This design comes from an exercise in tuning for a short achievable clock period and few clock cycles on the open sky130 flow, not from production work.
Function was checked by simulation only, so behaviour that the tests miss may differ from the original.

==> flow/design.v <==
module ADD_APPROX #(
    parameter bitWidth = 16, parameter approxBits = 6
)(
    input signed [bitWidth-1:0] A,
    input signed [bitWidth-1:0] B,
    input signed Cin,
    output signed [bitWidth-1:0] Sum,
    output signed Cout
);
    wire [bitWidth:0] carry_internal;
    genvar i;
    generate
        for (i = 0; i < approxBits; i = i + 1) begin : approx
            AdderIMPACTThirdApproxOneBit approxInstances (
                .A(A[i]),
                .B(B[i]),
                .Sum(Sum[i]),
                .Cin(carry_internal[i]),
                .Cout(carry_internal[i+1])
            );
        end
    endgenerate
    generate
        for (i = approxBits; i < bitWidth; i = i + 1) begin : accurate
            AdderAccurateOneBit accurateInstances (
                .A(A[i]),
                .B(B[i]),
                .Sum(Sum[i]),
                .Cin(carry_internal[i]),
                .Cout(carry_internal[i+1])
            );
        end
    endgenerate
    assign carry_internal[0] = Cin;
    assign Cout = (A[bitWidth-1] == B[bitWidth-1]) ? A[bitWidth-1] : Sum[bitWidth-1];
endmodule
module AdderIMPACTThirdApproxOneBit (
    input A,
    input B,
    input Cin,
    output Sum,
    output Cout
);
    assign Cout = A;
    assign Sum = B;
endmodule
module AdderAccurateOneBit (
    input A,
    input B,
    input Cin,
    output Sum,
    output Cout
);
    wire axorb;
    assign axorb = A ^ B;
    assign Sum = axorb ^ Cin;
    assign Cout = (axorb & Cin) | (A & B);
endmodule
module PSUM_ADD #(
    parameter data_width = 25,
    parameter approx_bits = 6
) (
    input clk,
    input rst_n,
    input signed [data_width-1:0] pe0_data,
    input signed [data_width-1:0] pe1_data,
    input signed [data_width-1:0] pe2_data,
    input signed [data_width-1:0] pe3_data,
    input signed [data_width-1:0] fifo_data,
    output signed [data_width-1:0] out
);
    reg signed [data_width-1:0] psum0;
    reg signed [data_width-1:0] psum1;
    reg signed [data_width-1:0] psum2;
    reg signed [data_width-1:0] out_r;
    wire signed [data_width-1:0] adderl0_output [1:0];
    wire signed [data_width-1:0] adderl1_output;
    wire signed [data_width-1:0] adderl2_output;
    assign out = out_r;
    always @(posedge clk or negedge rst_n) begin
        if (!rst_n) begin
            psum0 <= 0;
            psum1 <= 0;
            psum2 <= 0;
            out_r   <= 0;
        end else begin
            psum0 <= adderl0_output[0];
            psum1 <= adderl0_output[1];
            psum2 <= adderl1_output;
            out_r <= adderl2_output;
        end
    end
    ADD_APPROX #(
    .bitWidth(data_width), 
    .approxBits(approx_bits)
    ) 
    ADD0_LAYER0 (
        .A(pe0_data),
        .B(pe1_data),
        .Cin(1'b0),
        .Sum(adderl0_output[0])
    );
    ADD_APPROX #(
    .bitWidth(data_width), 
    .approxBits(approx_bits)
    ) 
    ADD1_LAYER0 (
        .A(pe2_data),
        .B(pe3_data),
        .Cin(1'b0),
        .Sum(adderl0_output[1])
    );
    ADD_APPROX #(
    .bitWidth(data_width), 
    .approxBits(approx_bits)
    ) 
    ADD0_LAYER1 (
        .A(psum0),
        .B(psum1),
        .Cin(1'b0),
        .Sum(adderl1_output)
    );
    ADD_APPROX #(
    .bitWidth(data_width), 
    .approxBits(approx_bits)
    ) 
    ADD0_LAYER2 (
        .A(psum2),
        .B(fifo_data),
        .Cin(1'b0),
        .Sum(adderl2_output)
    );
endmodule
module SYNCH_FIFO #(
    parameter data_width = 25,
    parameter addr_width = 8,
    parameter depth      = 61
) (
    input clk,
    input rd_en,
    input wr_en,
    input rst_n,
    output empty,
    output full,
    output reg [data_width-1:0] data_out,
    input [data_width-1:0] data_in
);
    reg [addr_width:0] cnt;
    reg [data_width-1:0] fifo_mem [0:depth-1];
    reg [addr_width-1:0] rd_ptr;
    reg [addr_width-1:0] wr_ptr;
    assign empty = (cnt == 0);
    assign full  = (cnt == depth);
    always @(posedge clk or negedge rst_n) begin
        if (!rst_n)
            rd_ptr   <= 0;
        else if (rd_en && !empty) begin
            if (rd_ptr == depth-1)
                rd_ptr <= 0;
            else
                rd_ptr <= rd_ptr + 1;
        end else 
            rd_ptr <= rd_ptr;
    end
    always @(posedge clk or negedge rst_n) begin
        if (!rst_n) 
            data_out <= 0;
        else if (rd_en && !empty)
            data_out <= fifo_mem[rd_ptr];
    end
    always @(posedge clk or negedge rst_n) begin
        if (!rst_n)
            wr_ptr <= 0;
        else if (wr_en  && !full) begin
            if (wr_ptr == depth-1)
                wr_ptr <= 0;
            else
                wr_ptr <= wr_ptr + 1;
        end else 
            wr_ptr <= wr_ptr;
    end
    always @(posedge clk) begin
        if (wr_en  & ~full)
            fifo_mem[wr_ptr] <= data_in;
    end
    always @(posedge clk or negedge rst_n) begin
        if (!rst_n)
            cnt <= 0;
        else begin
            case ({wr_en, rd_en})
                2'b00: cnt <= cnt;
                2'b01: cnt <= !empty ? cnt-1 : cnt;
                2'b10: cnt <= !full  ? cnt+1 : cnt;
                2'b11: cnt <= cnt;
            endcase
        end
    end
endmodule
module PSUM_BUFF #(
    parameter data_width = 25,
    parameter addr_width = 8,
    parameter depth      = 61,
    parameter approx_bits = 6
) (
    input clk,
    input rst_n,
    input p_valid_data,
    input p_write_zero,
    input p_init,
    input odd_cnt,
    input signed [data_width-1:0] pe0_data,
    input signed [data_width-1:0] pe1_data,
    input signed [data_width-1:0] pe2_data,
    input signed [data_width-1:0] pe3_data,
    output [data_width-1:0] fifo_out,
    output valid_fifo_out
);
    reg  [data_width-1:0] fifo_in0;
    reg  [data_width-1:0] fifo_in1;
    wire signed [data_width-1:0] adder_out;
    wire empty0, full0;
    wire empty1, full1;
    reg fifo_rd_en0;
    reg fifo_wr_en0;
    reg fifo_rd_en1;
    reg fifo_wr_en1;
    reg d_odd_cnt;
    always @(posedge clk or negedge rst_n) begin
        if (!rst_n)
            d_odd_cnt <= 0;
        else 
            d_odd_cnt <= odd_cnt;
    end
    reg [3-1:0] p_valid;
    reg [3-1:0] p_write_zero_reg;
    reg [data_width-1:0] fifo_out_i;
    reg [data_width-1:0] fifo_out_a;
    wire [data_width-1:0] fifo_out_i0;
    wire [data_width-1:0] fifo_out_i1;
    always @(*) begin
        if (!rst_n) begin
            fifo_out_i = 0;
            fifo_out_a = 0;
        end else if (~d_odd_cnt) begin
            fifo_out_i = fifo_out_i1;
            fifo_out_a = fifo_out_i0;
        end else begin
            fifo_out_i = fifo_out_i0;
            fifo_out_a = fifo_out_i1;
        end
    end
    assign valid_fifo_out = p_write_zero_reg;
    assign fifo_out = fifo_out_i[data_width-1] ? 0 : fifo_out_i;
    wire write_zero;
    assign write_zero = p_write_zero || p_write_zero_reg;
    always @(*) begin
        if (!rst_n) begin
            fifo_rd_en0 = 0;
            fifo_wr_en0 = 0;
            fifo_rd_en1 = 0;
            fifo_wr_en1 = 0;
            fifo_in0 = 0;
            fifo_in1 = 0;
        end else if (p_init) begin
            fifo_rd_en0 = 0;
            fifo_wr_en0 = 1;
            fifo_rd_en1 = 0;
            fifo_wr_en1 = 1;
            fifo_in0 = 0;
            fifo_in1 = 0;
        end else if (write_zero & d_odd_cnt) begin
            fifo_rd_en0 = p_write_zero;
            fifo_wr_en0 = p_write_zero_reg;
            fifo_rd_en1 = p_valid[0];
            fifo_wr_en1 = p_valid[2];
            fifo_in0 = 0;
            fifo_in1 = adder_out;
        end else if (write_zero & ~d_odd_cnt) begin
            fifo_rd_en1 = p_write_zero;
            fifo_wr_en1 = p_write_zero_reg;
            fifo_rd_en0 = p_valid[0];
            fifo_wr_en0 = p_valid[2];
            fifo_in1 = 0;
            fifo_in0 = adder_out;
        end else if (~d_odd_cnt & ~write_zero) begin
            fifo_rd_en1 = 0;
            fifo_wr_en1 = 0;
            fifo_rd_en0 = p_valid[0];
            fifo_wr_en0 = p_valid[2];
            fifo_in1 = 0;
            fifo_in0 = adder_out;
        end else if (d_odd_cnt & ~write_zero) begin
            fifo_rd_en0 = 0;
            fifo_wr_en0 = 0;
            fifo_rd_en1 = p_valid[0];
            fifo_wr_en1 = p_valid[2];
            fifo_in0 = 0;
            fifo_in1 = adder_out;
        end else begin
            fifo_rd_en0 = 0;
            fifo_wr_en0 = 0;
            fifo_rd_en1 = 0;
            fifo_wr_en1 = 0;
            fifo_in0 = 0;
            fifo_in1 = 0;
        end
    end
    always @(posedge clk or negedge rst_n) begin
        if (!rst_n)
            p_valid <= 3'b0;
        else 
            p_valid <= {p_valid[1:0], p_valid_data};
    end
    always @(posedge clk or negedge rst_n) begin
        if (!rst_n)
            p_write_zero_reg <= 1'b0;
        else 
            p_write_zero_reg <= p_write_zero;
    end
    PSUM_ADD #(
        .data_width(data_width),
        .approx_bits(approx_bits)
    ) adder_tree (
        .clk(clk),
        .rst_n(rst_n),
        .pe0_data(pe0_data),
        .pe1_data(pe1_data),
        .pe2_data(pe2_data),
        .pe3_data(pe3_data),
        .fifo_data(fifo_out_a),
        .out(adder_out)
    );
    SYNCH_FIFO #(
        .data_width(data_width),
        .addr_width(addr_width),
        .depth(depth)
    ) synch_fifo0 (
        .clk(clk),
        .rd_en(fifo_rd_en0),
        .wr_en(fifo_wr_en0),
        .rst_n(rst_n),
        .empty(empty0),
        .full(full0),
        .data_out(fifo_out_i0),
        .data_in(fifo_in0)
    );
    SYNCH_FIFO #(
        .data_width(data_width),
        .addr_width(addr_width),
        .depth(depth)
    ) synch_fifo1 (
        .clk(clk),
        .rd_en(fifo_rd_en1),
        .wr_en(fifo_wr_en1),
        .rst_n(rst_n),
        .empty(empty1),
        .full(full1),
        .data_out(fifo_out_i1),
        .data_in(fifo_in1)
    );
endmodule
module WRITE_BACK #(
    parameter data_width = 25,
    parameter depth = 61
) (
    input  clk,
    input  rst_n,
    input  start_init,
    input  p_filter_end,
    input  [data_width-1:0] row0,
    input  row0_valid,
    input  [data_width-1:0] row1,
    input  row1_valid,
    input  [data_width-1:0] row2,
    input  row2_valid,
    input  [data_width-1:0] row3,
    input  row3_valid,
    input  [data_width-1:0] row4,
    input  row4_valid,
    output p_write_zero0,
    output p_write_zero1,
    output p_write_zero2,
    output p_write_zero3,
    output p_write_zero4,
    output p_init,
    output [data_width-1:0] out_port0,
    output [data_width-1:0] out_port1,
    output port0_valid,
    output port1_valid,
    output start_conv,
    output odd_cnt
);
    localparam IDLE         = 4'd0;
    localparam INIT_BUFF    = 4'd1;
    localparam START_CONV   = 4'd2;
    localparam WAIT_ADD     = 4'd3;
    localparam WAIT_WRITE0    = 4'd4;
    localparam ROW_0_1      = 4'd5;
    localparam CLEAR_0_1    = 4'd6;
    localparam ROW_2_3      = 4'd7;
    localparam CLEAR_2_3    = 4'd8;
    localparam ROW_5        = 4'd9;
    localparam CLEAR_START_CONV = 4'd10;
    localparam CLEAR_CNT    = 4'd11;
    reg [3:0] st_next;
    reg [3:0] st_cur;
    reg [7:0] cnt;
    always @(posedge clk or negedge rst_n) begin
        if (!rst_n)
            st_cur <= IDLE;
        else 
            st_cur <= st_next;
    end
    always @(*) begin
        st_next = st_cur;
        case(st_cur)
            IDLE:
                if (start_init)
                    st_next = INIT_BUFF;
                else
                    st_next = IDLE;
            INIT_BUFF:
                if (cnt == depth-1)
                    st_next = START_CONV;
                else
                    st_next = INIT_BUFF;
            START_CONV:
                if (cnt >= depth+2)
                    st_next = CLEAR_START_CONV;
                else 
                    st_next = START_CONV;
            CLEAR_START_CONV:
                if (p_filter_end)
                    st_next = WAIT_ADD;
                else
                    st_next = CLEAR_START_CONV;
            WAIT_ADD:
                if (cnt == depth-1)
                    st_next = WAIT_WRITE0;
                else
                    st_next = WAIT_ADD;
            WAIT_WRITE0:
                st_next = CLEAR_CNT;
            CLEAR_CNT:
                st_next = ROW_0_1;
            ROW_0_1:
                if (cnt == depth-1)
                    st_next = CLEAR_0_1;
                else
                    st_next = ROW_0_1;
            CLEAR_0_1:
                st_next = ROW_2_3;
            ROW_2_3:
                if (cnt == depth-1)
                    st_next = CLEAR_2_3;
                else
                    st_next = ROW_2_3;
            CLEAR_2_3:
                st_next = ROW_5;
            ROW_5:
                if (cnt == depth-1)
                    st_next = CLEAR_START_CONV;
                else
                    st_next = ROW_5;
            default:
                st_next = IDLE;  
        endcase
    end
    reg p_write_zero0_r;
    reg p_write_zero1_r;
    reg p_write_zero2_r;
    reg p_write_zero3_r;
    reg p_write_zero4_r;
    reg p_init_r;
    reg [data_width-1:0] out_port0_r;
    reg [data_width-1:0] out_port1_r;
    reg port0_valid_r;
    reg port1_valid_r;
    reg start_conv_r;
    always @(posedge clk or negedge rst_n) begin
        if (!rst_n)
            start_conv_r <= 0;
        else if (st_cur == START_CONV || st_cur == CLEAR_CNT)
            start_conv_r <= 1;
        else
            start_conv_r <= 0;
    end
    assign start_conv = start_conv_r;
    reg odd_cnt_r;
    always @(posedge clk or negedge rst_n) begin
        if (!rst_n)
            odd_cnt_r <= 0;
        else if (st_cur == CLEAR_CNT)
            odd_cnt_r <= ~odd_cnt;
        else
            odd_cnt_r <= odd_cnt;
    end
    assign odd_cnt = odd_cnt_r;
    always @(posedge clk or negedge rst_n) begin
        if (!rst_n) begin
            p_write_zero0_r <= 0;
            p_write_zero1_r <= 0;
        end else if (st_cur == ROW_0_1) begin
            p_write_zero0_r <= 1;  
            p_write_zero1_r <= 1;
        end else begin
            p_write_zero0_r <= 0;
            p_write_zero1_r <= 0;
        end
    end
    always @(posedge clk or negedge rst_n) begin
        if (!rst_n) begin
            p_write_zero2_r <= 0;
            p_write_zero3_r <= 0;
        end else if (st_cur == ROW_2_3) begin
            p_write_zero2_r <= 1;  
            p_write_zero3_r <= 1;
        end else begin
            p_write_zero2_r <= 0;
            p_write_zero3_r <= 0;
        end
    end
    always @(posedge clk or negedge rst_n) begin
        if (!rst_n) begin
            p_write_zero4_r <= 0;
        end else if (st_cur == ROW_5) begin
            p_write_zero4_r <= 1;  
        end else begin
            p_write_zero4_r <= 0;
        end
    end
    assign p_write_zero0 = p_write_zero0_r;
    assign p_write_zero1 = p_write_zero1_r;
    assign p_write_zero2 = p_write_zero2_r;
    assign p_write_zero3 = p_write_zero3_r;
    assign p_write_zero4 = p_write_zero4_r;   
    always @(posedge clk or negedge rst_n) begin
        if (!rst_n)
            p_init_r <= 0;
        else if (st_cur == INIT_BUFF)
            p_init_r <= 1;
        else
            p_init_r <= 0;
    end
    assign p_init = p_init_r;
    always @(posedge clk or negedge rst_n) begin
        if (!rst_n)
            cnt <= 0;
        else if (st_cur == IDLE || st_cur == CLEAR_0_1  || st_cur == CLEAR_START_CONV
            || st_cur == CLEAR_2_3 || st_cur == CLEAR_CNT)
            cnt <= 0;
        else 
            cnt <= cnt + 1;
    end
    always @(posedge clk or negedge rst_n) begin
        if (!rst_n) begin
            out_port0_r <= 0;
            out_port1_r <= 0;
            port0_valid_r <= 0;
            port1_valid_r <= 0;
        end else begin
            case({row0_valid, row1_valid, row2_valid, row3_valid, row4_valid})
                5'b11000 : begin
                    out_port0_r <= row0;
                    out_port1_r <= row1;
                    port0_valid_r <= row0_valid;
                    port1_valid_r <= row1_valid;
                end
                5'b00110 : begin
                    out_port0_r <= row2;
                    out_port1_r <= row3;
                    port0_valid_r <= row2_valid;
                    port1_valid_r <= row3_valid;
                end
                5'b00001 : begin
                    out_port0_r <= row4;
                    out_port1_r <= 0;
                    port0_valid_r <= row4_valid;
                    port1_valid_r <= 0;
                end
                default : begin
                    out_port0_r <= 0;
                    out_port1_r <= 0;
                    port0_valid_r <= 0;
                    port1_valid_r <= 0;
                end    
            endcase
        end
    end
    assign out_port0 = out_port0_r;
    assign out_port1 = out_port1_r;
    assign port0_valid = port0_valid_r;
    assign port1_valid = port1_valid_r;
endmodule
module PE #(
    parameter approx_bits = 6
)(
    input clk,
    input rst_n,
    input signed [7:0] ifm_input0,
    input signed [7:0] ifm_input1,
    input signed [7:0] ifm_input2,
    input signed [7:0] ifm_input3,
    input signed [7:0] wgt_input0,
    input signed [7:0] wgt_input1,
    input signed [7:0] wgt_input2,
    input signed [7:0] wgt_input3,
    output reg signed [24:0] p_sum
);
reg signed [15:0] product [3:0];
reg signed [16:0] pp_sum [1:0];
wire signed [16:0] adderl0_output [1:0];
wire signed [17:0] adderl1_output;
integer i;
integer j;
always @(posedge clk or negedge rst_n) begin
    if (!rst_n) begin  
        for(i = 0; i < 4; i = i + 1) 
        begin
            product[i] <= 0;
        end
        for(j = 0; j < 2; j = j + 1) 
        begin
            pp_sum[j] <= 0;
        end
        p_sum <= 0;
    end
    else begin  
        product[0] <= ifm_input0 * wgt_input0;
        product[1] <= ifm_input1 * wgt_input1;
        product[2] <= ifm_input2 * wgt_input2;
        product[3] <= ifm_input3 * wgt_input3;
        pp_sum[0] <= adderl0_output[0];
        pp_sum[1] <= adderl0_output[1];
        p_sum[17:0] <= adderl1_output;
        p_sum[18] <= adderl1_output[17];
        p_sum[19] <= adderl1_output[17];
        p_sum[20] <= adderl1_output[17];
        p_sum[21] <= adderl1_output[17];
        p_sum[22] <= adderl1_output[17];
        p_sum[23] <= adderl1_output[17];
        p_sum[24] <= adderl1_output[17];
    end
end
ADD_APPROX #(
    .bitWidth(16), 
    .approxBits(approx_bits)
    ) 
ADD0_LAYER0 (
    .A(product[0]),
    .B(product[1]),
    .Cin(1'b0),
    .Sum(adderl0_output[0][15:0]),
    .Cout(adderl0_output[0][16])
);
ADD_APPROX #(
    .bitWidth(16), 
    .approxBits(approx_bits)
    ) 
ADD1_LAYER0 (
    .A(product[2]),
    .B(product[3]),
    .Cin(1'b0),
    .Sum(adderl0_output[1][15:0]),
    .Cout(adderl0_output[1][16])
);
ADD_APPROX #(
    .bitWidth(17), 
    .approxBits(approx_bits)
    ) 
ADD0_LAYER1 (
    .A(pp_sum[0]),
    .B(pp_sum[1]),
    .Cin(1'b0),
    .Sum(adderl1_output[16:0]),
    .Cout(adderl1_output[17])
);
endmodule
module IFM_BUF (
    input clk,
    input rst_n,
    input ifm_read,
    input signed [7:0] ifm_input,
    output signed [7:0] ifm_buf0,
    output signed [7:0] ifm_buf1,
    output signed [7:0] ifm_buf2,
    output signed [7:0] ifm_buf3
);
reg signed [7:0] ifm_buf [3:0];
integer i;
always @(posedge clk or negedge rst_n) begin
    if (!rst_n) begin  
        for(i = 0; i < 4; i = i + 1) begin
            ifm_buf[i] <= 0;
        end
    end
    else begin
        if(ifm_read) begin  
            ifm_buf[3] <= ifm_buf[2];
            ifm_buf[2] <= ifm_buf[1];
            ifm_buf[1] <= ifm_buf[0];
            ifm_buf[0] <= ifm_input;
        end
        else begin  
            ifm_buf[3] <= ifm_buf[3];
            ifm_buf[2] <= ifm_buf[2];
            ifm_buf[1] <= ifm_buf[1];
            ifm_buf[0] <= ifm_buf[0];
        end
    end
end
assign ifm_buf0 = ifm_buf[0];
assign ifm_buf1 = ifm_buf[1];
assign ifm_buf2 = ifm_buf[2];
assign ifm_buf3 = ifm_buf[3];
endmodule
module WGT_BUF (
    input clk,
    input rst_n,
    input wgt_read,
    input signed [7:0] wgt_input,
    output signed [7:0] wgt_buf0,
    output signed [7:0] wgt_buf1,
    output signed [7:0] wgt_buf2,
    output signed [7:0] wgt_buf3
);
reg signed [7:0] wgt_buf [3:0];
integer i;
always @(posedge clk or negedge rst_n) begin
    if (!rst_n) begin  
        for(i = 0; i < 4; i = i + 1) begin
            wgt_buf[i] <= 0;
        end
    end
    else begin
        if(wgt_read) begin  
            wgt_buf[3] <= wgt_buf[2];
            wgt_buf[2] <= wgt_buf[1];
            wgt_buf[1] <= wgt_buf[0];
            wgt_buf[0] <= wgt_input;
        end
        else begin  
            wgt_buf[3] <= wgt_buf[3];
            wgt_buf[2] <= wgt_buf[2];
            wgt_buf[1] <= wgt_buf[1];
            wgt_buf[0] <= wgt_buf[0];
        end
    end
end
assign wgt_buf0 = wgt_buf[0];
assign wgt_buf1 = wgt_buf[1];
assign wgt_buf2 = wgt_buf[2];
assign wgt_buf3 = wgt_buf[3];
endmodule
module PE_FSM (
    input clk,
    input rst_n,
    input start_conv,
    input start_again,
    input [1:0] cfg_ci,
    input [1:0] cfg_co,
    output reg ifm_read,
    output reg wgt_read,
    output reg p_valid_output,
    output reg last_chanel_output,
    output reg end_conv
);
reg [5:0] ci;
reg [5:0] co;
reg [5:0] cnt1;
reg [8:0] cnt2;
reg [4:0] cnt3;
reg [2:0] current_state;
reg [2:0] next_state;
reg p_valid;
reg last_chanel;
reg [2:0] p_valid_i;
reg [2:0] last_chanel_i;
parameter [2:0]
    IDLE = 3'b000,
    S1 = 3'b001,
    S2 = 3'b010,
    FINISH = 3'b100;
parameter[6:0] tile_length =  16;
always @ (posedge clk or negedge rst_n) begin
    if(!rst_n)
        current_state <= IDLE;
    else
        current_state <= next_state;
end
always @(posedge clk or negedge rst_n) begin
    if (!rst_n) begin
        ci <= 0;
        co <= 0;
    end else if(start_conv) begin 
        ci <= ((cfg_ci + 6'b000001) << 3);
        co <= ((cfg_co + 6'b000001) << 3);
    end
end
always @(*) begin
    next_state = 3'bx;
    case(current_state)
        IDLE: begin
            if(start_again)
                next_state = S1;
            else if(start_again && cnt2 == 0 && cnt3 == 0)
                next_state = FINISH;
            else 
                next_state = IDLE;
        end
        S1: begin
            next_state = (cnt1 == 4) ? S2 : S1;
        end
        S2: begin
            if(cnt2 == 0 && cnt1 == 0)
                next_state = IDLE;
            else if(cnt1 == 0)
                next_state = S1;
            else
                next_state = S2;
        end
        default: begin
            next_state = IDLE;
        end
    endcase
end
always @ (posedge clk or negedge rst_n) begin
    if(!rst_n) begin
        cnt1 <= 0;
        cnt2 <= 0;
        cnt3 <= 0;
    end
    else begin
        if(next_state == IDLE)
            cnt1 <= 0;
        else begin  
            if (cnt1 == tile_length + 2)  
                cnt1 <= 0;
            else      
                cnt1 <= cnt1 + 1;
            if(cnt1 == 0) begin  
                if(cnt2 == ci-1)   
                    cnt2 <= 0;
                else
                    cnt2 <= cnt2 + 1;
                if(cnt2 == 0) begin  
                    if(cnt3 == co*15-1)  
                        cnt3 <= 0;
                    else
                        cnt3 <= cnt3 + 1;
                end
                else 
                    cnt3 <= cnt3;
            end
            else
                cnt2 <= cnt2;
        end
    end
end
always @ (posedge clk or negedge rst_n) begin
    if(!rst_n) begin
        {ifm_read, wgt_read, p_valid, last_chanel, end_conv} <= 5'b00000;
    end
    else begin
        {ifm_read, wgt_read, p_valid, last_chanel, end_conv} <= 5'b00000;
        case(next_state)
            IDLE: begin
                {ifm_read, wgt_read, p_valid, last_chanel, end_conv} <= 5'b00000;
            end
            S1: begin
                {ifm_read, wgt_read, end_conv} <= 3'b110;
                p_valid <= (cnt1 < 3) ? 0 : 1;
                last_chanel <= (cnt1 == 3 && cnt2 == 0) ? 1 : 0; 
            end
            S2: begin
                {ifm_read, wgt_read, p_valid, end_conv} <= 4'b1010; 
                last_chanel <= (cnt2 == 0) ? 1 : 0;               
            end
            FINISH: begin
                {ifm_read, wgt_read, p_valid, last_chanel, end_conv} <= 5'b00001;
            end           
            default: begin
                {ifm_read, wgt_read, p_valid, last_chanel, end_conv} <= 5'b00000;
            end
        endcase
    end
end
always @(posedge clk or negedge rst_n) begin
    if (!rst_n) begin
        p_valid_output     <= 0;
        p_valid_i[2]       <= 0;
        p_valid_i[1]       <= 0;
        p_valid_i[0]       <= 0;
        last_chanel_output <= 0; 
        last_chanel_i[2]   <= 0;
        last_chanel_i[1]   <= 0;
        last_chanel_i[0]   <= 0;
    end else begin
        p_valid_output     <= p_valid_i[2];
        p_valid_i[2]       <= p_valid_i[1];
        p_valid_i[1]       <= p_valid_i[0];
        p_valid_i[0]       <= p_valid;
        last_chanel_output <= last_chanel_i[2]; 
        last_chanel_i[2]   <= last_chanel_i[1];
        last_chanel_i[1]   <= last_chanel_i[0];
        last_chanel_i[0]   <= last_chanel;
    end
end
endmodule
module CONV_ACC #(
    parameter out_data_width = 25,
    parameter buf_addr_width = 5,
    parameter buf_depth      = 16,
    parameter approx_bits    = 6
) (
    input  clk,
    input  rst_n,
    input  start_conv,
    input  [1:0] cfg_ci,
    input  [1:0] cfg_co,
    input  [63:0] ifm,
    input  [31:0] weight,
    output [24:0] ofm_port0,
    output [24:0] ofm_port1,
    output ofm_port0_v,
    output ofm_port1_v,
    output ifm_read,
    output wgt_read,
    output end_conv
);
    reg [7:0] rows [0:7];
    always @(*) begin
        rows[0] = ifm[7:0];
        rows[1] = ifm[15:8];
        rows[2] = ifm[23:16];
        rows[3] = ifm[31:24];
        rows[4] = ifm[39:32];
        rows[5] = ifm[47:40];
        rows[6] = ifm[55:48];
        rows[7] = ifm[63:56];
    end
    reg [7:0] wgts [0:3];
    always @(*) begin
        wgts[0] = weight[7:0];
        wgts[1] = weight[15:8];
        wgts[2] = weight[23:16];
        wgts[3] = weight[31:24];
    end
    wire ifm_read_en;
    wire wgt_read_en;
    assign ifm_read = ifm_read_en;
    assign wgt_read = wgt_read_en;
    wire [out_data_width-1:0] pe00_data, pe10_data, pe20_data, pe30_data;
    wire [out_data_width-1:0] pe01_data, pe11_data, pe21_data, pe31_data;
    wire [out_data_width-1:0] pe02_data, pe12_data, pe22_data, pe32_data;
    wire [out_data_width-1:0] pe03_data, pe13_data, pe23_data, pe33_data;
    wire [out_data_width-1:0] pe04_data, pe14_data, pe24_data, pe34_data;
    wire p_filter_end, p_valid_data, start_again;
    PE_FSM pe_fsm ( .clk(clk), .rst_n(rst_n), .start_conv(start_conv), .start_again(start_again), .cfg_ci(cfg_ci), .cfg_co(cfg_co), 
            .ifm_read(ifm_read_en), .wgt_read(wgt_read_en), .p_valid_output(p_valid_data), 
            .last_chanel_output(p_filter_end), .end_conv(end_conv) );  
    wire [7:0] ifm_buf00, ifm_buf01, ifm_buf02, ifm_buf03;
    wire [7:0] ifm_buf10, ifm_buf11, ifm_buf12, ifm_buf13;
    wire [7:0] ifm_buf20, ifm_buf21, ifm_buf22, ifm_buf23;
    wire [7:0] ifm_buf30, ifm_buf31, ifm_buf32, ifm_buf33;
    wire [7:0] ifm_buf40, ifm_buf41, ifm_buf42, ifm_buf43;
    wire [7:0] ifm_buf50, ifm_buf51, ifm_buf52, ifm_buf53;
    wire [7:0] ifm_buf60, ifm_buf61, ifm_buf62, ifm_buf63;
    wire [7:0] ifm_buf70, ifm_buf71, ifm_buf72, ifm_buf73;
	wire [7:0] wgt_buf00, wgt_buf01, wgt_buf02, wgt_buf03;
	wire [7:0] wgt_buf10, wgt_buf11, wgt_buf12, wgt_buf13;
	wire [7:0] wgt_buf20, wgt_buf21, wgt_buf22, wgt_buf23;
	wire [7:0] wgt_buf30, wgt_buf31, wgt_buf32, wgt_buf33;
	IFM_BUF ifm_buf0( .clk(clk), .rst_n(rst_n), .ifm_input(rows[0]), .ifm_read(ifm_read_en), 
	.ifm_buf0(ifm_buf00), .ifm_buf1(ifm_buf01), .ifm_buf2(ifm_buf02), .ifm_buf3(ifm_buf03));
	IFM_BUF ifm_buf1( .clk(clk), .rst_n(rst_n), .ifm_input(rows[1]), .ifm_read(ifm_read_en), 
	.ifm_buf0(ifm_buf10), .ifm_buf1(ifm_buf11), .ifm_buf2(ifm_buf12), .ifm_buf3(ifm_buf13));
	IFM_BUF ifm_buf2( .clk(clk), .rst_n(rst_n), .ifm_input(rows[2]), .ifm_read(ifm_read_en), 
	.ifm_buf0(ifm_buf20), .ifm_buf1(ifm_buf21), .ifm_buf2(ifm_buf22), .ifm_buf3(ifm_buf23));
	IFM_BUF ifm_buf3( .clk(clk), .rst_n(rst_n), .ifm_input(rows[3]), .ifm_read(ifm_read_en), 
	.ifm_buf0(ifm_buf30), .ifm_buf1(ifm_buf31), .ifm_buf2(ifm_buf32), .ifm_buf3(ifm_buf33));
	IFM_BUF ifm_buf4( .clk(clk), .rst_n(rst_n), .ifm_input(rows[4]), .ifm_read(ifm_read_en), 
	.ifm_buf0(ifm_buf40), .ifm_buf1(ifm_buf41), .ifm_buf2(ifm_buf42), .ifm_buf3(ifm_buf43));
	IFM_BUF ifm_buf5( .clk(clk), .rst_n(rst_n), .ifm_input(rows[5]), .ifm_read(ifm_read_en), 
	.ifm_buf0(ifm_buf50), .ifm_buf1(ifm_buf51), .ifm_buf2(ifm_buf52), .ifm_buf3(ifm_buf53));
	IFM_BUF ifm_buf6( .clk(clk), .rst_n(rst_n), .ifm_input(rows[6]), .ifm_read(ifm_read_en), 
	.ifm_buf0(ifm_buf60), .ifm_buf1(ifm_buf61), .ifm_buf2(ifm_buf62), .ifm_buf3(ifm_buf63));
	IFM_BUF ifm_buf7( .clk(clk), .rst_n(rst_n), .ifm_input(rows[7]), .ifm_read(ifm_read_en), 
	.ifm_buf0(ifm_buf70), .ifm_buf1(ifm_buf71), .ifm_buf2(ifm_buf72), .ifm_buf3(ifm_buf73));
	WGT_BUF wgt_buf0( .clk(clk), .rst_n(rst_n), .wgt_input(wgts[0]), .wgt_read(wgt_read_en), 
	.wgt_buf0(wgt_buf00), .wgt_buf1(wgt_buf01), .wgt_buf2(wgt_buf02), .wgt_buf3(wgt_buf03));
	WGT_BUF wgt_buf1( .clk(clk), .rst_n(rst_n), .wgt_input(wgts[1]), .wgt_read(wgt_read_en), 
	.wgt_buf0(wgt_buf10), .wgt_buf1(wgt_buf11), .wgt_buf2(wgt_buf12), .wgt_buf3(wgt_buf13));
	WGT_BUF wgt_buf2( .clk(clk), .rst_n(rst_n), .wgt_input(wgts[2]), .wgt_read(wgt_read_en), 
	.wgt_buf0(wgt_buf20), .wgt_buf1(wgt_buf21), .wgt_buf2(wgt_buf22), .wgt_buf3(wgt_buf23));
	WGT_BUF wgt_buf3( .clk(clk), .rst_n(rst_n), .wgt_input(wgts[3]), .wgt_read(wgt_read_en), 
	.wgt_buf0(wgt_buf30), .wgt_buf1(wgt_buf31), .wgt_buf2(wgt_buf32), .wgt_buf3(wgt_buf33));
	PE #(.approx_bits(approx_bits)) pe00( .clk(clk), .rst_n(rst_n), .ifm_input0(ifm_buf00), .ifm_input1(ifm_buf01), .ifm_input2(ifm_buf02), .ifm_input3(ifm_buf03), 
	.wgt_input0(wgt_buf00), .wgt_input1(wgt_buf01), .wgt_input2(wgt_buf02), .wgt_input3(wgt_buf03), .p_sum(pe00_data) );
	PE #(.approx_bits(approx_bits)) pe01( .clk(clk), .rst_n(rst_n), .ifm_input0(ifm_buf10), .ifm_input1(ifm_buf11), .ifm_input2(ifm_buf12), .ifm_input3(ifm_buf13), 
	.wgt_input0(wgt_buf00), .wgt_input1(wgt_buf01), .wgt_input2(wgt_buf02), .wgt_input3(wgt_buf03), .p_sum(pe01_data) );
	PE #(.approx_bits(approx_bits)) pe02( .clk(clk), .rst_n(rst_n), .ifm_input0(ifm_buf20), .ifm_input1(ifm_buf21), .ifm_input2(ifm_buf22), .ifm_input3(ifm_buf23), 
	.wgt_input0(wgt_buf00), .wgt_input1(wgt_buf01), .wgt_input2(wgt_buf02), .wgt_input3(wgt_buf03), .p_sum(pe02_data) );
	PE #(.approx_bits(approx_bits)) pe03( .clk(clk), .rst_n(rst_n), .ifm_input0(ifm_buf30), .ifm_input1(ifm_buf31), .ifm_input2(ifm_buf32), .ifm_input3(ifm_buf33), 
	.wgt_input0(wgt_buf00), .wgt_input1(wgt_buf01), .wgt_input2(wgt_buf02), .wgt_input3(wgt_buf03), .p_sum(pe03_data) );
	PE #(.approx_bits(approx_bits)) pe04( .clk(clk), .rst_n(rst_n), .ifm_input0(ifm_buf40), .ifm_input1(ifm_buf41), .ifm_input2(ifm_buf42), .ifm_input3(ifm_buf43), 
	.wgt_input0(wgt_buf00), .wgt_input1(wgt_buf01), .wgt_input2(wgt_buf02), .wgt_input3(wgt_buf03), .p_sum(pe04_data) );
	PE #(.approx_bits(approx_bits)) pe10( .clk(clk), .rst_n(rst_n), .ifm_input0(ifm_buf10), .ifm_input1(ifm_buf11), .ifm_input2(ifm_buf12), .ifm_input3(ifm_buf13), 
	.wgt_input0(wgt_buf10), .wgt_input1(wgt_buf11), .wgt_input2(wgt_buf12), .wgt_input3(wgt_buf13), .p_sum(pe10_data) );
	PE #(.approx_bits(approx_bits)) pe11( .clk(clk), .rst_n(rst_n), .ifm_input0(ifm_buf20), .ifm_input1(ifm_buf21), .ifm_input2(ifm_buf22), .ifm_input3(ifm_buf23), 
	.wgt_input0(wgt_buf10), .wgt_input1(wgt_buf11), .wgt_input2(wgt_buf12), .wgt_input3(wgt_buf13), .p_sum(pe11_data) );
	PE #(.approx_bits(approx_bits)) pe12( .clk(clk), .rst_n(rst_n), .ifm_input0(ifm_buf30), .ifm_input1(ifm_buf31), .ifm_input2(ifm_buf32), .ifm_input3(ifm_buf33), 
	.wgt_input0(wgt_buf10), .wgt_input1(wgt_buf11), .wgt_input2(wgt_buf12), .wgt_input3(wgt_buf13), .p_sum(pe12_data) );
	PE #(.approx_bits(approx_bits)) pe13( .clk(clk), .rst_n(rst_n), .ifm_input0(ifm_buf40), .ifm_input1(ifm_buf41), .ifm_input2(ifm_buf42), .ifm_input3(ifm_buf43), 
	.wgt_input0(wgt_buf10), .wgt_input1(wgt_buf11), .wgt_input2(wgt_buf12), .wgt_input3(wgt_buf13), .p_sum(pe13_data) );
	PE #(.approx_bits(approx_bits)) pe14( .clk(clk), .rst_n(rst_n), .ifm_input0(ifm_buf50), .ifm_input1(ifm_buf51), .ifm_input2(ifm_buf52), .ifm_input3(ifm_buf53), 
	.wgt_input0(wgt_buf10), .wgt_input1(wgt_buf11), .wgt_input2(wgt_buf12), .wgt_input3(wgt_buf13), .p_sum(pe14_data) );
	PE #(.approx_bits(approx_bits)) pe20( .clk(clk), .rst_n(rst_n), .ifm_input0(ifm_buf20), .ifm_input1(ifm_buf21), .ifm_input2(ifm_buf22), .ifm_input3(ifm_buf23), 
	.wgt_input0(wgt_buf20), .wgt_input1(wgt_buf21), .wgt_input2(wgt_buf22), .wgt_input3(wgt_buf23), .p_sum(pe20_data) );
	PE #(.approx_bits(approx_bits)) pe21( .clk(clk), .rst_n(rst_n), .ifm_input0(ifm_buf30), .ifm_input1(ifm_buf31), .ifm_input2(ifm_buf32), .ifm_input3(ifm_buf33), 
	.wgt_input0(wgt_buf20), .wgt_input1(wgt_buf21), .wgt_input2(wgt_buf22), .wgt_input3(wgt_buf23), .p_sum(pe21_data) );
	PE #(.approx_bits(approx_bits)) pe22( .clk(clk), .rst_n(rst_n), .ifm_input0(ifm_buf40), .ifm_input1(ifm_buf41), .ifm_input2(ifm_buf42), .ifm_input3(ifm_buf43), 
	.wgt_input0(wgt_buf20), .wgt_input1(wgt_buf21), .wgt_input2(wgt_buf22), .wgt_input3(wgt_buf23), .p_sum(pe22_data) );
	PE #(.approx_bits(approx_bits)) pe23( .clk(clk), .rst_n(rst_n), .ifm_input0(ifm_buf50), .ifm_input1(ifm_buf51), .ifm_input2(ifm_buf52), .ifm_input3(ifm_buf53), 
	.wgt_input0(wgt_buf20), .wgt_input1(wgt_buf21), .wgt_input2(wgt_buf22), .wgt_input3(wgt_buf23), .p_sum(pe23_data) );
	PE #(.approx_bits(approx_bits)) pe24( .clk(clk), .rst_n(rst_n), .ifm_input0(ifm_buf60), .ifm_input1(ifm_buf61), .ifm_input2(ifm_buf62), .ifm_input3(ifm_buf63), 
	.wgt_input0(wgt_buf20), .wgt_input1(wgt_buf21), .wgt_input2(wgt_buf22), .wgt_input3(wgt_buf23), .p_sum(pe24_data) );
	PE #(.approx_bits(approx_bits)) pe30( .clk(clk), .rst_n(rst_n), .ifm_input0(ifm_buf30), .ifm_input1(ifm_buf31), .ifm_input2(ifm_buf32), .ifm_input3(ifm_buf33), 
	.wgt_input0(wgt_buf30), .wgt_input1(wgt_buf31), .wgt_input2(wgt_buf32), .wgt_input3(wgt_buf33), .p_sum(pe30_data) );
	PE #(.approx_bits(approx_bits)) pe31( .clk(clk), .rst_n(rst_n), .ifm_input0(ifm_buf40), .ifm_input1(ifm_buf41), .ifm_input2(ifm_buf42), .ifm_input3(ifm_buf43), 
	.wgt_input0(wgt_buf30), .wgt_input1(wgt_buf31), .wgt_input2(wgt_buf32), .wgt_input3(wgt_buf33), .p_sum(pe31_data) );
	PE #(.approx_bits(approx_bits)) pe32( .clk(clk), .rst_n(rst_n), .ifm_input0(ifm_buf50), .ifm_input1(ifm_buf51), .ifm_input2(ifm_buf52), .ifm_input3(ifm_buf53), 
	.wgt_input0(wgt_buf30), .wgt_input1(wgt_buf31), .wgt_input2(wgt_buf32), .wgt_input3(wgt_buf33), .p_sum(pe32_data) );
	PE #(.approx_bits(approx_bits)) pe33( .clk(clk), .rst_n(rst_n), .ifm_input0(ifm_buf60), .ifm_input1(ifm_buf61), .ifm_input2(ifm_buf62), .ifm_input3(ifm_buf63), 
	.wgt_input0(wgt_buf30), .wgt_input1(wgt_buf31), .wgt_input2(wgt_buf32), .wgt_input3(wgt_buf33), .p_sum(pe33_data) );
	PE #(.approx_bits(approx_bits)) pe34( .clk(clk), .rst_n(rst_n), .ifm_input0(ifm_buf70), .ifm_input1(ifm_buf71), .ifm_input2(ifm_buf72), .ifm_input3(ifm_buf73), 
	.wgt_input0(wgt_buf30), .wgt_input1(wgt_buf31), .wgt_input2(wgt_buf32), .wgt_input3(wgt_buf33), .p_sum(pe34_data) );	
    wire [out_data_width-1:0] fifo_out[0:4];
    wire valid_fifo_out[0:4];
    wire p_write_zero[0:4];
    wire p_init;
    wire odd_cnt;
    WRITE_BACK #(
        .data_width(out_data_width),
        .depth(buf_depth)
    ) writeback_control (
        .clk(clk),
        .rst_n(rst_n),
        .start_init(start_conv),
        .p_filter_end(p_filter_end),
        .row0(fifo_out[0]),
        .row0_valid(valid_fifo_out[0]),
        .row1(fifo_out[1]),
        .row1_valid(valid_fifo_out[1]),
        .row2(fifo_out[2]),
        .row2_valid(valid_fifo_out[2]),
        .row3(fifo_out[3]),
        .row3_valid(valid_fifo_out[3]),
        .row4(fifo_out[4]),
        .row4_valid(valid_fifo_out[4]),
        .p_write_zero0(p_write_zero[0]),
        .p_write_zero1(p_write_zero[1]),
        .p_write_zero2(p_write_zero[2]),
        .p_write_zero3(p_write_zero[3]),
        .p_write_zero4(p_write_zero[4]),
        .p_init(p_init),
        .out_port0(ofm_port0),
        .out_port1(ofm_port1),
        .port0_valid(ofm_port0_v),
        .port1_valid(ofm_port1_v),
        .start_conv(start_again),
        .odd_cnt(odd_cnt)
    );
    PSUM_BUFF #(
        .data_width(out_data_width),
        .addr_width(buf_addr_width),
        .depth(buf_depth),
        .approx_bits(approx_bits)
    ) psum_buff0 (
        .clk(clk),
        .rst_n(rst_n),
        .p_valid_data(p_valid_data),
        .p_write_zero(p_write_zero[0]),
        .p_init(p_init),
        .odd_cnt(odd_cnt),
        .pe0_data(pe00_data),
        .pe1_data(pe10_data),
        .pe2_data(pe20_data),
        .pe3_data(pe30_data),
        .fifo_out(fifo_out[0]),
        .valid_fifo_out(valid_fifo_out[0])
    );
    PSUM_BUFF #(
        .data_width(out_data_width),
        .addr_width(buf_addr_width),
        .depth(buf_depth),
        .approx_bits(approx_bits)
    ) psum_buff1 (
        .clk(clk),
        .rst_n(rst_n),
        .p_valid_data(p_valid_data),
        .p_write_zero(p_write_zero[1]),
        .p_init(p_init),
        .odd_cnt(odd_cnt),
        .pe0_data(pe01_data),
        .pe1_data(pe11_data),
        .pe2_data(pe21_data),
        .pe3_data(pe31_data),
        .fifo_out(fifo_out[1]),
        .valid_fifo_out(valid_fifo_out[1])
    );
    PSUM_BUFF #(
        .data_width(out_data_width),
        .addr_width(buf_addr_width),
        .depth(buf_depth),
        .approx_bits(approx_bits)
    ) psum_buff2 (
        .clk(clk),
        .rst_n(rst_n),
        .p_valid_data(p_valid_data),
        .p_write_zero(p_write_zero[2]),
        .p_init(p_init),
        .odd_cnt(odd_cnt),
        .pe0_data(pe02_data),
        .pe1_data(pe12_data),
        .pe2_data(pe22_data),
        .pe3_data(pe32_data),
        .fifo_out(fifo_out[2]),
        .valid_fifo_out(valid_fifo_out[2])
    );
    PSUM_BUFF #(
        .data_width(out_data_width),
        .addr_width(buf_addr_width),
        .depth(buf_depth),
        .approx_bits(approx_bits)
    ) psum_buff3 (
        .clk(clk),
        .rst_n(rst_n),
        .p_valid_data(p_valid_data),
        .p_write_zero(p_write_zero[3]),
        .p_init(p_init),
        .odd_cnt(odd_cnt),
        .pe0_data(pe03_data),
        .pe1_data(pe13_data),
        .pe2_data(pe23_data),
        .pe3_data(pe33_data),
        .fifo_out(fifo_out[3]),
        .valid_fifo_out(valid_fifo_out[3])
    );
    PSUM_BUFF #(
        .data_width(out_data_width),
        .addr_width(buf_addr_width),
        .depth(buf_depth),
        .approx_bits(approx_bits)
    ) psum_buff4 (
        .clk(clk),
        .rst_n(rst_n),
        .p_valid_data(p_valid_data),
        .p_write_zero(p_write_zero[4]),
        .p_init(p_init),
        .odd_cnt(odd_cnt),
        .pe0_data(pe04_data),
        .pe1_data(pe14_data),
        .pe2_data(pe24_data),
        .pe3_data(pe34_data),
        .fifo_out(fifo_out[4]),
        .valid_fifo_out(valid_fifo_out[4])
    );
endmodule  
==> flow/run.sh <==
#!/bin/bash
# synth_recipe.tcl (not shown) runs the flow's synth.tcl, then flattens the netlist and writes it again
# the make line also repeats each setting of config.mk as NAME=value (left out here)
make -C /OpenROAD-flow-scripts/flow DESIGN_CONFIG=/design/flow/config.mk WORK_HOME=/design/flow/orfs CLKGATE_MAP_FILE= SYNTH_SCRIPT=/design/flow/synth_recipe.tcl finish
==> flow/config.mk <==
export PLATFORM = sky130hd
export DESIGN_NAME = CONV_ACC
export DESIGN_NICKNAME = CONV_ACC
export VERILOG_FILES = /design/flow/design.v
export SDC_FILE = /design/flow/constraint.sdc
export NUM_CORES = 8
export LEC_CHECK = 0
export CAP_MARGIN = 20
export CORE_MARGIN = 2
export CORE_UTILIZATION = 40
export SLEW_MARGIN = 20
==> flow/constraint.sdc <==
create_clock -name core_clock -period 10.0 [get_ports {clk}]
set_input_delay 2.0000 -clock core_clock [delete_from_list [all_inputs] [get_ports {clk}]]
set_output_delay 2.0000 -clock core_clock [all_outputs]
set_load 0.01 [all_outputs]
Figure 1. Clock wires, drivers and flops.
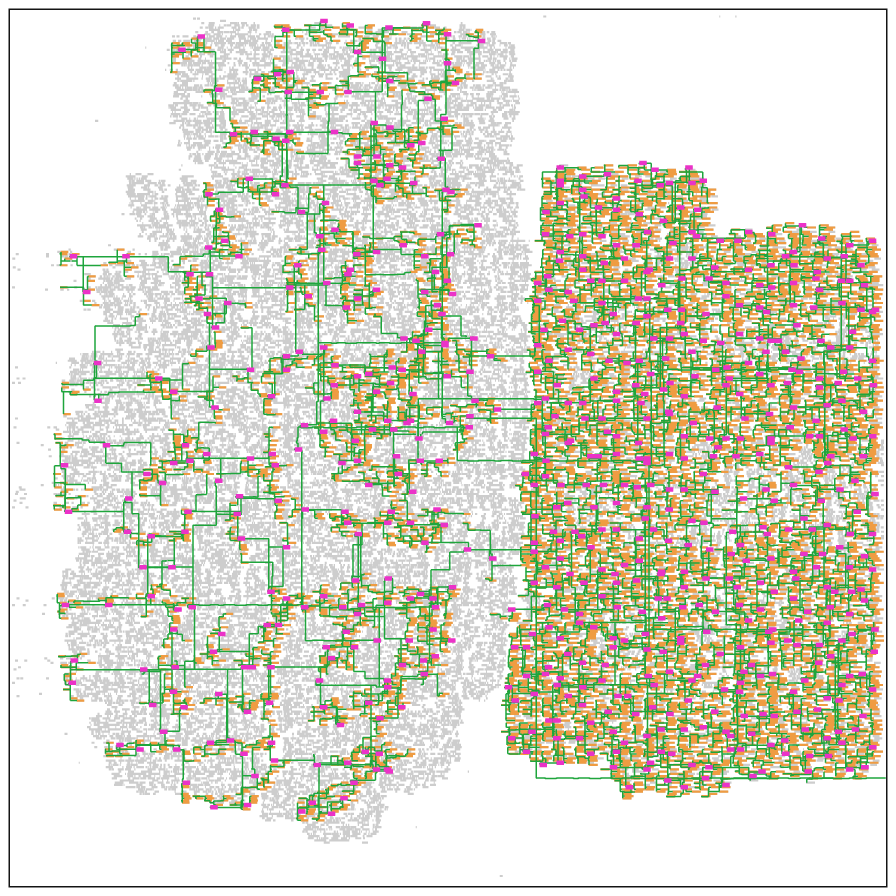
[clock wires] green | length: 87.8 mm
[flip-flops] orange | count: 6888
[clock drivers] magenta | count: 736
routed clock nets: 737

Figure 2. Met3 routing.
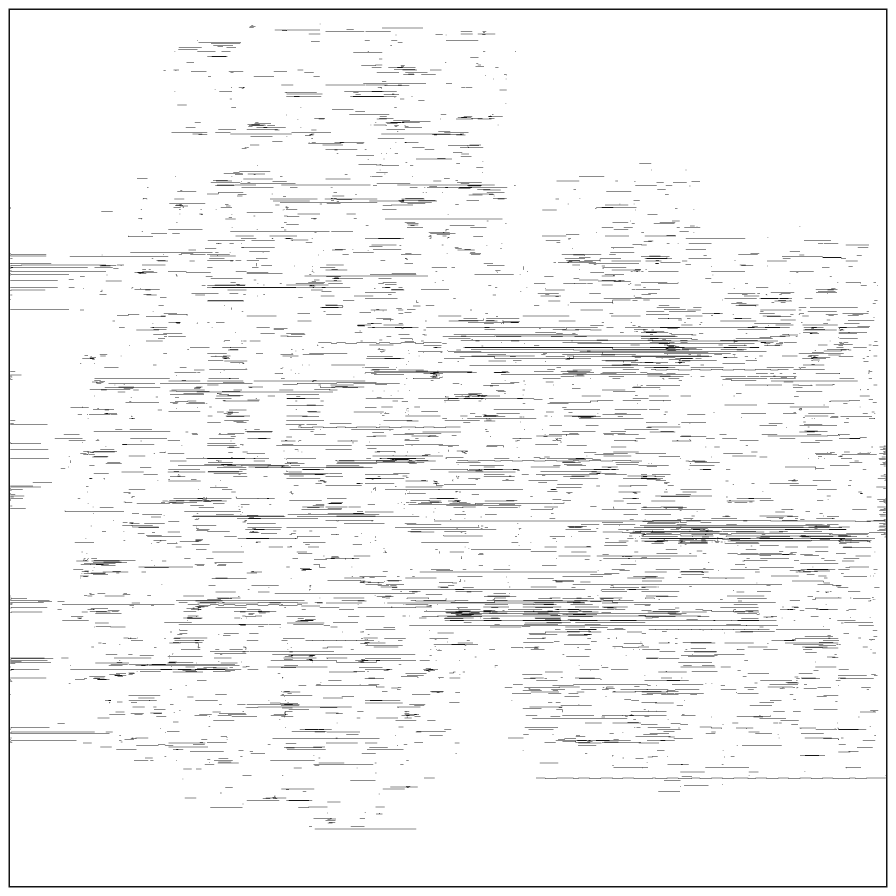
longest straight run: 451 um
nets with wire on the layer: 2050
share of all routed wire: 6.5%

==> metrics.md <==
| Metric | Value |
|---|---|
| Status | `finished clean` |
| Ports | `158` |
| Worst EP arrival | `10.29 ns` |
| Floorplan row count | `392` |
| Syn avg cell area | `13.1 um^2` |
| First-pass GRT wire length | `1790000 um` |
| RSZ-0062 raised after global routing | `no` |
| R2R cell count | `24` |
| Setup slack, reg-to-reg | `0.86 ns` |
| Drt first-iter violations | `21107` |
| Top cell by count, worst path | `fa_1` |
| Endpoints failing setup | `0` |
| H-tree depth | `6` |
| Critical path startpoint category | `input pin` |
| Slew headroom | `22.9%` |
| CP max FO | `8` |
| CP Data Required Time | `10.99 ns` |
| Worst path max stage delay | `0.47 ns` |
| Setup Skew | `0.115 ns` |
| Vias per inst | `5.17` |
| Die H | `1070 um` |
| Post-synth top area share | `26.3%` |
| Inst Count DP | `49467` |
| Reg-to-reg startpoint | `psum_buff3.d_odd_cnt` |
| Clock Pin Slew Worst Setup and Hold Paths | `0.06 ns` |
| Finished Core Util | `44.1%` |
| Async S/R FF share, synth | `41.9%` |
| Hold crit path type | `flip-flop to flip-flop` |
| Port buffer count | `153` |
| Most frequent cell after synthesis | `inv_1` |
| Syn Inst Count | `34988` |
| Synth Cell Area | `0.457 mm^2` |
| Worst hold stages | `0` |
| CTS tree | `yes` |
| Latest clock arrival within the worst-skew pair | `1.20 ns` |
| Yosys top cell by area | `edfxtp_1` |
| Chip width | `1070 um` |
| Drt pass-1 iters | `6` |
| Final setup TNS | `0 ns` |
| Total GRT Usage | `20.6%` |
| Fillcell total | `102148` |
| CTS Root Cell | `clkbuf_16` |
| Crit end category | `flip-flop` |
| Cts bufs inserted | `736` |
| CP top delay family | `adder cells` |
| Seq cells post-synth | `6888` |
| Dpl hpwl | `832000 um` |
| Post-CTS Setup Bufs | `0` |
| Full die area | `1.15 mm^2` |
| Max Slew Vio Count | `0` |
| Total number of vias | `263714` |
| Largest net degree at the start of global routing | `173` |
| Slew @ Worst Pin | `1.16 ns` |
| Nets | `42611` |
| Cts repair resizes | `0` |
| Final period util | `93.0%` |
| Vias in the first global route | `281521` |
| GP Congestion | `0.890` |
| CP bufs+invs | `4` |
| Area grow syn2layout | `9.84%` |
| Register area share after synthesis | `42.1%` |
| Primary FF master, synth | `edfxtp_1` |
| DR DRC count | `0` |
| Total global routing overflow | `0` |
| Clk sink count | `6888` |
| Post-synth EDFFs | `4000` |
| CTS Buffer Depth | `5` |
| Core ar. | `1.14 mm^2` |
| Post-CTS Hold Buffers | `0` |
| Initial Utilization | `40.1%` |
| RR Endpoint | `psum_buff1.adder_tree.out_r[24]` |
| Maximum Capacitance Violations | `0` |
| Hold endpoint | `pe_fsm.p_valid_i[0]` |
| Crit path max-delay cell type | `fa_1` |
| Non-filler cells, final | `51042` |
| Initial antenna violation count | `139` |
| Top cells by count, synth | `5693 x inv_1, 5200 x fa_1, 4000 x edfxtp_1` |
| Final min period | `9.30 ns` |
| Layout cells sized above 1 | `10.8%` |
Testbench counts, summed over its fixed seeds: cycles 647,904.
==> stage by stage <==
| stage | hold WS [ns] | cell area [um^2] | worst slack [ns] |
|---|---|---|---|
| after floorplan | 0.331 | 457000 | -0.0116 |
| after global placement | 0.335 | 477000 | -0.649 |
| after detailed placement | 0.335 | 477000 | -0.427 |
| after CTS | 0.302 | 501000 | 0.735 |
| after global routing | 0.314 | 502000 | 0.477 |
| final | 0.300 | 502000 | 0.704 |
==> layer usage <==
layer  up-vias  track usage (%)  share of wire (%)
met4        62             6.81                3.7
met1    140159             28.8                 43
met5         -           0.0123              0.034
met3      1630             3.36                6.5
met2      7537             32.9                 47
li1     114326                -                  -
==> kinds of logic (layout without fill, tap and decap cells) <==
| family | count (synthesis) | in the layout | synth area share (%) |
|---|---|---|---|
| buffers and inverters | 7099 | 7772 | 5.95 |
| xor gates and xnor gates | 1513 | 1513 | 2.90 |
| muxes | 2146 | 2146 | 8.30 |
| DFF | 6888 | 6888 | 42.1 |
| AOI/OAI and AO/OA | 2078 | 2078 | 2.95 |
| and+or+nand+nor | 7784 | 7784 | 8.79 |
| adders and majority gates | 7479 | 7479 | 29.0 |
| other | 1 | 213 | 0.000821 |
==> area by class of cell <==
class                      instances  area (um^2)  share of cell area, %
sequential                      6888       193000                   38.4
multi-input combinational      21004       238000                   47.4
antenna                          209          523                  0.104
timing repair buffer             705         5820                   1.16
clock inverter                   396         4370                  0.870
inverter                        5702        21400                   4.27
clock buffer                     969        20400                   4.07
tap                            15169        19000                   3.78
==> placed cells by master, fill, tap and decap left out, types with 125 or more instances in the layout <==
cell                n
ha_1             2271
and3_1            252
fa_1             5169
buf_4             540
clkinv_2          125
xnor2_1          1150
clkbuf_1          139
mux4_2           1250
nor2_1            990
and2_1           2777
o21ai_0           405
edfxtp_1         4000
nand2b_1          643
mux2_2            636
xor2_1            363
a21oi_1           536
nor2b_1           125
inv_1            5693
clkdlybuf4s50_1   152
dfrtp_1          2809
nand3_1           156
nor3_1            139
clkbuf_16         753
mux2i_1           260
a21o_1            318
diode_2           209
nand2_1          2320
==> how the worst max path moves through the flow <==
stage	start	to	slack, ns	depth (start not counted)
after floorplan	rst_n	psum_buff3.adder_tree.out_r[24]	-0.01	27
after global placement	rst_n	psum_buff4.adder_tree.out_r[24]	-0.65	26
after detailed placement	rst_n	psum_buff1.adder_tree.out_r[24]	-0.43	25
after CTS	rst_n	psum_buff3.adder_tree.out_r[24]	0.74	26
after global routing	rst_n	psum_buff3.adder_tree.out_r[24]	0.48	26
final	rst_n	psum_buff1.adder_tree.out_r[24]	0.70	25

-- afterwards: timing with drivers on the ports --
Ports are ideal in the flow. The routed layout listed here was re-timed in OpenROAD.
Step 1, drivers: a clkbuf_16 drives clk and a buf_2 each remaining input, both assumed.
Step 2, shift: input delay + t, output delay - t, t = (earliest + latest rising clock arrival at the registers) / 2. This alone moves slack from input paths to output paths.
a / b / c = ideal / step 1 / step 2; a / b = the first two.
t (ns): 1.302
setup slack, ns: 0.704 / 0.762 / -0.540
hold slack, ns: 0.300 / 0.300 / 0.300
worst register clock-pin slew, ns: 0.07 / 0.07
cell pins on the clock port's net: 1
With both steps, setup timing fails in this run, where it was met with ideal ports. For this run, drivers alone change the setup slack by +0.058 ns; drivers and shift together by -1.244 ns.
